Source: an optimization exercise on an open RTL-to-GDS flow (aim: small area and a short achievable clock period). Production flows keep margins and buffers that such runs may drop. Function was checked by simulation only, so behaviour that the tests miss may differ from the original. The series may have gaps, and a smaller design here may also do less where the tests do not look.

Run 1, routed metal, one colour a layer:
Drawn at 1 px/µm. Only two layers are drawn.
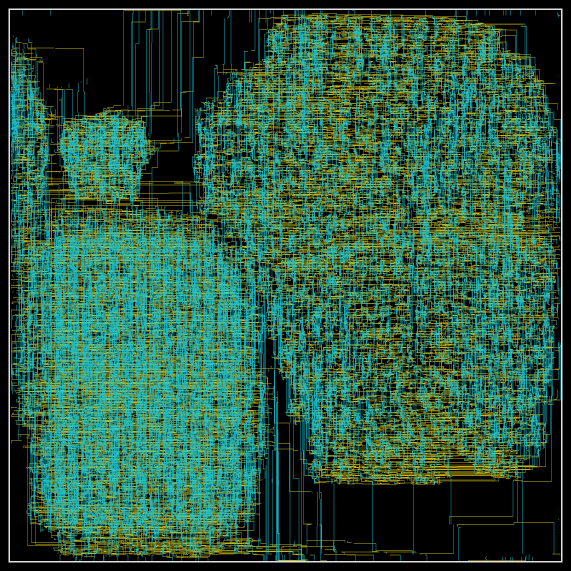
Run 1, signal metal coverage by tile:
The die is cut into 28 by 28 equal tiles; dark purple is low, yellow is high, scaled to the fullest tile. Values are wire area over tile area, all layers added.
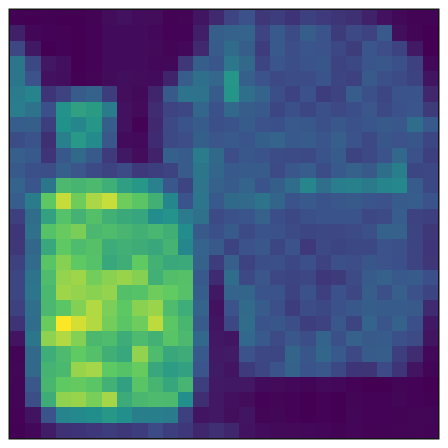
Run 1, local utilization:
The die is cut into 28 by 28 equal tiles; dark purple is low, yellow is high, 0 to 100% covered.
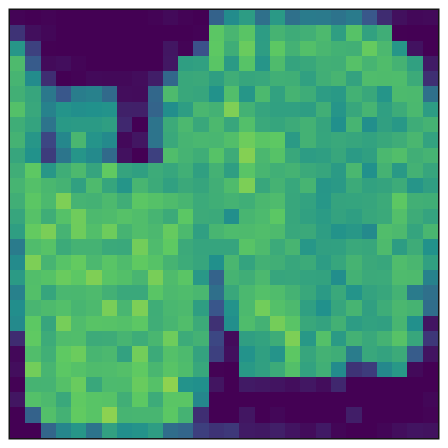
==> design/flow/design.v <==
module address_incrementer(
  input clk,
  input reset,
  input [31:0] address,
  input [31:0] increment,
  output reg [31:0] next_address
);
  always @(posedge clk or negedge reset) begin
    if (!reset) begin
      next_address <= 32'b0;
    end else begin
      next_address <= address + increment;
    end
  end
endmodule
module address_register(
  input clk,
  input reset,
  input [31:0] input_address,
  output reg [31:0] output_address
);
  always @(posedge clk or negedge reset) begin
    if (!reset) begin
      output_address <= 32'b0;
    end else begin
      output_address <= input_address;
    end
  end
endmodule
module barrel_shifter(
  input [31:0] data_in,
  input [4:0] shift_amount,
  input [1:0] shift_type,
  output [31:0] data_out
);
  wire [31:0] shifted_data;
  wire [63:0] rotated = {data_in, data_in} >> shift_amount;
  assign shifted_data = (shift_type == 2'b00) ? data_in >> shift_amount :
                        (shift_type == 2'b01) ? data_in << shift_amount :
                        (shift_type == 2'b10) ? $unsigned($signed(data_in) >>> shift_amount) :
                                                rotated[31:0];
  assign data_out = shifted_data;
endmodule
module booth_multiplier(
  input clk,
  input reset,
  input signed [31:0] multiplicand,
  input signed [31:0] multiplier,
  output reg signed [63:0] product
);
  reg signed [32:0] A;
  reg [31:0] S;
  reg s_1;
  reg [32:0] M;
  reg [32:0] addend;
  reg cin;
  integer i;
  always @* begin
    M = {multiplicand[31], multiplicand};
    A = 33'b0;
    S = multiplier;
    s_1 = 1'b0;
    for (i = 0; i < 32; i = i + 1) begin
      if (S[0] && !s_1) begin
        addend = ~M;
        cin = 1'b1;
      end else if (!S[0] && s_1) begin
        addend = M;
        cin = 1'b0;
      end else begin
        addend = 33'b0;
        cin = 1'b0;
      end
      A = A + addend + {32'b0, cin};
      {A, S, s_1} = {A[32], A, S};
    end
  end
  always @(posedge clk or negedge reset) begin
    if (!reset) begin
      product <= 64'b0;
    end else begin
      product <= {A[31:0], S};
    end
  end
endmodule
module register_bank(
  input clk,
  input reset,
  input [4:0] reg_addr1,
  input [4:0] reg_addr2,
  input [31:0] data_in,
  input write_enable,
  input read_enable,
  output reg [31:0] data_out1,
  output reg [31:0] data_out2,
  output reg [31:0] status_reg_out
);
  reg [31:0] registers [30:0];
  reg [31:0] status_regs [5:0];
  always @(posedge clk or negedge reset) begin
    if (!reset) begin
      for (int i = 0; i < 31; i++) begin
        registers[i] <= 32'b0;
      end
      for (int i = 0; i < 6; i++) begin
        status_regs[i] <= 32'b0;
      end
      data_out1 <= 32'b0;
      data_out2 <= 32'b0;
      status_reg_out <= 32'b0;
    end else begin
      if (write_enable) begin
        if (reg_addr1 != reg_addr2 && reg_addr1 != 5'd31) begin
          registers[reg_addr1] <= data_in;
        end
        if (reg_addr2 != 5'd31) begin
          registers[reg_addr2] <= data_in;
        end
      end
      if (read_enable) begin
        data_out1 <= (reg_addr1 == 5'd31) ? 32'b0 : registers[reg_addr1];
        data_out2 <= (reg_addr2 == 5'd31) ? 32'b0 : registers[reg_addr2];
        status_reg_out <= (reg_addr1 > 5'd5) ? 32'b0 : status_regs[reg_addr1];
      end
    end
  end
endmodule
module top_module(
  input clk,
  input reset,
  input [31:0] input_address,
  input [31:0] increment,
  input [31:0] data_in,
  input signed [31:0] multiplicand,
  input signed [31:0] multiplier,
  input [4:0] reg_addr1,
  input [4:0] reg_addr2,
  input [4:0] shift_amount,
  input [1:0] shift_type,
  input write_enable,
  input read_enable,
  output [31:0] next_address,
  output [31:0] output_address,
  output [31:0] data_out1,
  output [31:0] data_out2,
  output [31:0] status_reg_out,
  output [31:0] shifted_data,
  output signed [63:0] product
);
  address_incrementer incrementer(clk, reset, input_address, increment, next_address);
  address_register address_reg(clk, reset, next_address, output_address);
  barrel_shifter shifter(data_in, shift_amount, shift_type, shifted_data);
  booth_multiplier booth_mult(clk, reset, multiplicand, multiplier, product);
  register_bank reg_bank(clk, reset, reg_addr1, reg_addr2, data_in, write_enable, read_enable, data_out1, data_out2, status_reg_out);
endmodule
==> design/flow/run.sh <==
#!/bin/bash
# synth_recipe.tcl (not shown) runs the flow's synth.tcl, then flattens the netlist and writes it again
# the make line also repeats each setting of config.mk as NAME=value (left out here)
make -C /OpenROAD-flow-scripts/flow DESIGN_CONFIG=/design/flow/config.mk WORK_HOME=/design/flow/orfs CLKGATE_MAP_FILE= SYNTH_SCRIPT=/design/flow/synth_recipe.tcl finish
==> design/flow/config.mk <==
export PLATFORM = sky130hd
export DESIGN_NAME = top_module
export DESIGN_NICKNAME = top_module
export VERILOG_FILES = /design/flow/design.v
export SDC_FILE = /design/flow/constraint.sdc
export NUM_CORES = 4
export LEC_CHECK = 0
export CAP_MARGIN = 20
export CORE_MARGIN = 2
export CORE_UTILIZATION = 40
export PLACE_DENSITY = 0.6
export SLEW_MARGIN = 20
==> design/flow/constraint.sdc <==
create_clock -name core_clock -period 45.0 [get_ports {clk}]
set_input_delay 9.0000 -clock core_clock [delete_from_list [all_inputs] [get_ports {clk}]]
set_output_delay 9.0000 -clock core_clock [all_outputs]
set_load 0.01 [all_outputs]
==> run summary, run 1 <==
status timing/DRC/antenna clean; Synth Area in Compound Gates 0.272; EDFF count, synth 0; register area 29,600 µm²; Max Fanout on Critical Path 6; most frequent cells in the layout buf_4 (2,849), nand2_1 (1,656), o21ai_0 (1,519); IO Port Bufs ~400; CP peak stage delay 0.50 ns; Setup crit end booth_mult.product[62]; inverter count between 400 and 500; die height about 550 µm; CP max stage cell fa_2; met3 wire len 53,500 µm; largest family of logic cells by synthesized area compound AO/OA/AOI/OAI gates; # Max-Cap Violations 0; Setup Buffers After CTS 13; worst hold path type reg2reg; Worst-Margin Slew roughly 1.4 ns; register area share after synthesis 0.248; routing usage on met3 0.0976; gpl congestion between 0.9 and 1; FF-to-FF Start reg_bank.registers[3][5]; largest reg by FF count reg_bank.registers; seq_cells about 1,200; WP data required between 40 and 50 ns; Worst Hold Depth 0; Hold Crit Start incrementer.next_address[29]; setup slack, reg-to-reg ~43 ns; CP Depth 170; number of clock sinks roughly 1,200; CTS Buf Count 140; share of cells above drive strength 1 0.290; R2R Path End reg_bank.data_out2[5]; Most Frequent Cell on Critical Path ha_1; Setup WS post-layout between 1 and 1.5 ns; Synth Register Bits roughly 1,200; largest registers reg_bank.registers (992), booth_mult.product (64); drt via density approximately 6.0; Metal-1 WL between 150,000 and 200,000 µm; Top Ports ~440; # rows 200; clk buf depth 4; root buf cell clkbuf_16; Layout clock area frac 0.0296; global route hottest layer met2
Notes on 'routed metal, one colour a layer' above:
Key: M2 = cyan [wire length 217 mm]; M1 = yellow [wire length 199 mm]
routed len/inst: 23.8 µm
final wirelength: 500,000 µm

Notes on 'signal metal coverage by tile' above:
The mean over all tiles is 0.29. 9.7% of the tiles are nearly empty. The fullest tile reaches 0.96. 19% of the tiles are over half the peak.
All-Layer GR Usage: 0.314
DR vias: 126,912

Notes on 'local utilization' above:
The emptiest ninth of the die: top left. The mean over all tiles is 50%. 12% of the tiles are nearly empty. The fullest tile reaches 83%.
Initial Utilization: 0.403
core box area: 297,000 µm²
Final Util: 0.524

Run 1, clock tree branches:
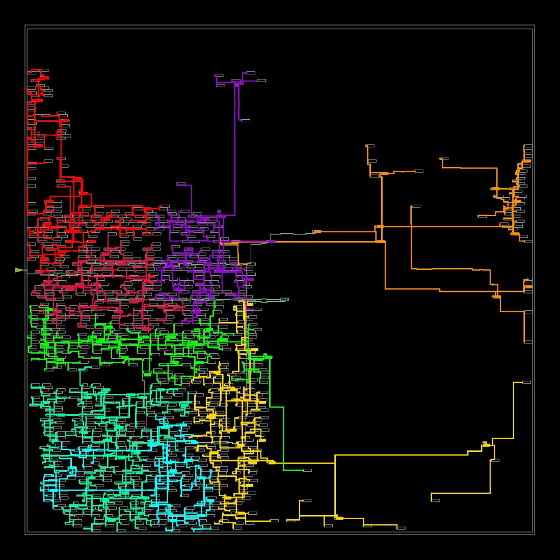

--- run 2: outline of the changes from run 1 ---
design/flow/design.v: 155 -> 1709 lines; modules unchanged: 3
  barrel_shifter: edited, 14 -> 14 lines
  booth_multiplier: edited, 42 -> 1600 lines
  register_bank: edited, 42 -> 38 lines
==> module barrel_shifter as of run 2 <==
module barrel_shifter(
  input [31:0] data_in,
  input [4:0] shift_amount,
  input [1:0] shift_type,
  output [31:0] data_out
);
  wire left = (shift_type == 2'b01);
  wire [30:0] fill = (shift_type == 2'b11) ? data_in[30:0] :
                     (shift_type == 2'b10) ? {31{data_in[31]}} : 31'b0;
  wire [62:0] funnel = left ? {data_in, 31'b0} : {fill, data_in};
  wire [4:0] amount = left ? ~shift_amount : shift_amount;
  wire [62:0] shifted = funnel >> amount;
  assign data_out = shifted[31:0];
endmodule
==> module register_bank as of run 2 <==
module register_bank(
  input clk,
  input reset,
  input [4:0] reg_addr1,
  input [4:0] reg_addr2,
  input [31:0] data_in,
  input write_enable,
  input read_enable,
  output reg [31:0] data_out1,
  output reg [31:0] data_out2,
  output [31:0] status_reg_out
);
  reg [31:0] registers [0:30];
  genvar g;
  generate
    for (g = 0; g < 31; g = g + 1) begin : bank
      always @(posedge clk or negedge reset) begin
        if (!reset) begin
          registers[g] <= 32'b0;
        end else if (write_enable && (reg_addr1 == g || reg_addr2 == g)) begin
          registers[g] <= data_in;
        end
      end
    end
  endgenerate
  wire [31:0] rd1 = (reg_addr1 == 5'd31) ? 32'b0 : registers[reg_addr1];
  wire [31:0] rd2 = (reg_addr2 == 5'd31) ? 32'b0 : registers[reg_addr2];
  always @(posedge clk or negedge reset) begin
    if (!reset) begin
      data_out1 <= 32'b0;
      data_out2 <= 32'b0;
    end else if (read_enable) begin
      data_out1 <= rd1;
      data_out2 <= rd2;
    end
  end
  assign status_reg_out = 32'b0;
endmodule
Run 2, clock tree branches:
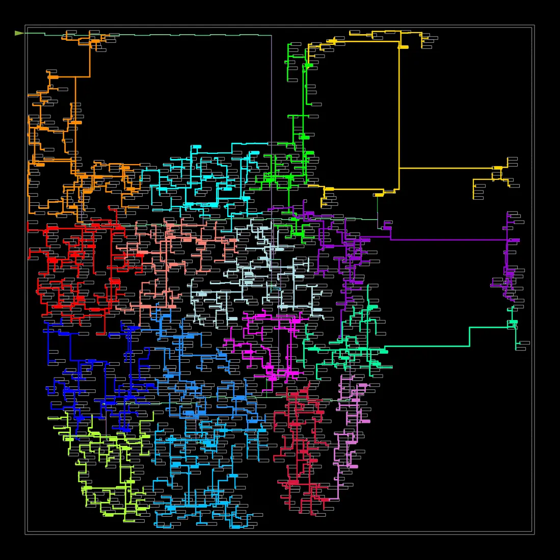
H-tree levels: 4
number of clock sinks: 1,184

Run 2, metal 2:
Drawn at 1 px/µm.
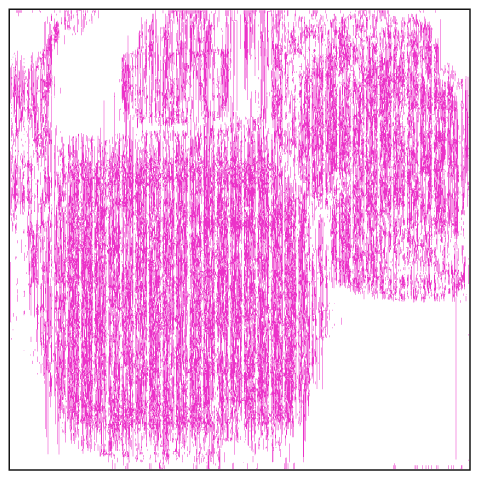
The layer holds 42% of the routed length. 7,393 nets have wire on it. The wires run mostly vertical.
DR vias: 72,664
final wirelength: 375,000 µm
GR Util met2: 0.513

Run 2, signal metal coverage by tile:
The die is cut into 23 by 23 equal tiles; dark purple is low, yellow is high, scaled to the fullest tile. Values are wire area over tile area, all layers added.
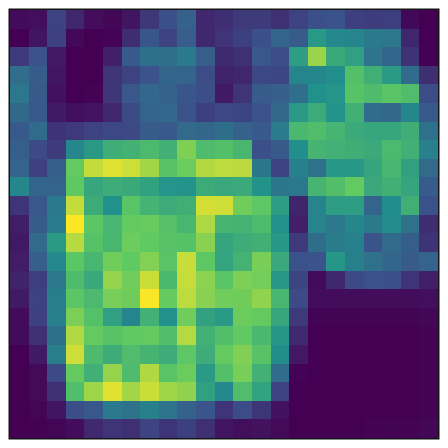
The emptiest ninth of the die: bottom right. The densest ninth of the die: middle. 38% of the tiles are over half the peak. The mean over all tiles is 0.32. The fullest tile reaches 0.83. 14% of the tiles are nearly empty.
routed len/inst: 35.7 µm
All-Layer GR Usage: 0.347

==> run summary, run 2 <==
Metal-1 WL 136,000 µm (-32%); IO Port Bufs 404 (unchanged); die height 459 µm (-17%); Layout clock area frac 0.0493 (+0.0197); Setup WS post-layout 22.99 ns (+21.90 ns); Worst-Margin Slew 1.23 ns (-0.142 ns); # rows 167 (-17%); global route hottest layer met2; R2R Path End reg_bank.data_out1[7]; largest family of logic cells by synthesized area compound AO/OA/AOI/OAI gates; CTS Buf Count 135 (-3.6%); Most Frequent Cell on Critical Path buf_4; Max Fanout on Critical Path 37 (+31); Initial Utilization 0.402 (-0.00104); largest reg by FF count reg_bank.registers; Top Ports 437 (unchanged); met3 wire len 52,700 µm (-1.6%); Synth Area in Compound Gates 0.185 (-0.0870); drt via density 6.91 (+15%); Setup crit end shifted_data[31]; seq_cells 1,184 (unchanged); Setup Buffers After CTS 0 (-13); root buf cell clkbuf_16; worst hold path type reg2reg; register area share after synthesis 0.357 (+0.110); EDFF count, synth 0 (unchanged); # Max-Cap Violations 0 (unchanged); core box area 206,000 µm² (-31%); inverter count 416 (-4.4%); clk buf depth 3 (-1); CP max stage cell clkdlybuf4s50_1; status timing/DRC/antenna clean; Final Util 0.462 (-0.0620)

afterwards: timing with drivers on the ports:
No port has a modelled driver above. Below, the same layouts with a new extraction and two added sets of constraints. Step 1 (the two cells are an assumption about what drives the block):
set clk [get_ports {clk}]
set_driving_cell -lib_cell sky130_fd_sc_hd__clkbuf_16 $clk
set_driving_cell -lib_cell sky130_fd_sc_hd__buf_2 [delete_from_list [all_inputs] $clk]
Step 2, shift: input delay + t, output delay - t, t = (earliest + latest rising clock arrival at the registers) / 2. This alone moves slack from input paths to output paths. a / b / c = no drivers / after step 1 / after step 2; a / b = the first two.
run	shift t [ns]	setup WS [ns]	worst setup path after step 2	worst register clock-pin slew, ns	cell pins on the clock port's net
run 1	0.929	1.085 / 1.149 / 0.220	input to register	0.08 / 0.08	1
run 2	0.866	22.986 / 22.963 / 22.963	input to output	0.07 / 0.07	1
After both steps setup and hold are still met in every run listed. For run 1, which loses most, drivers alone change the setup slack by +0.064 ns; drivers and shift together by -0.865 ns.
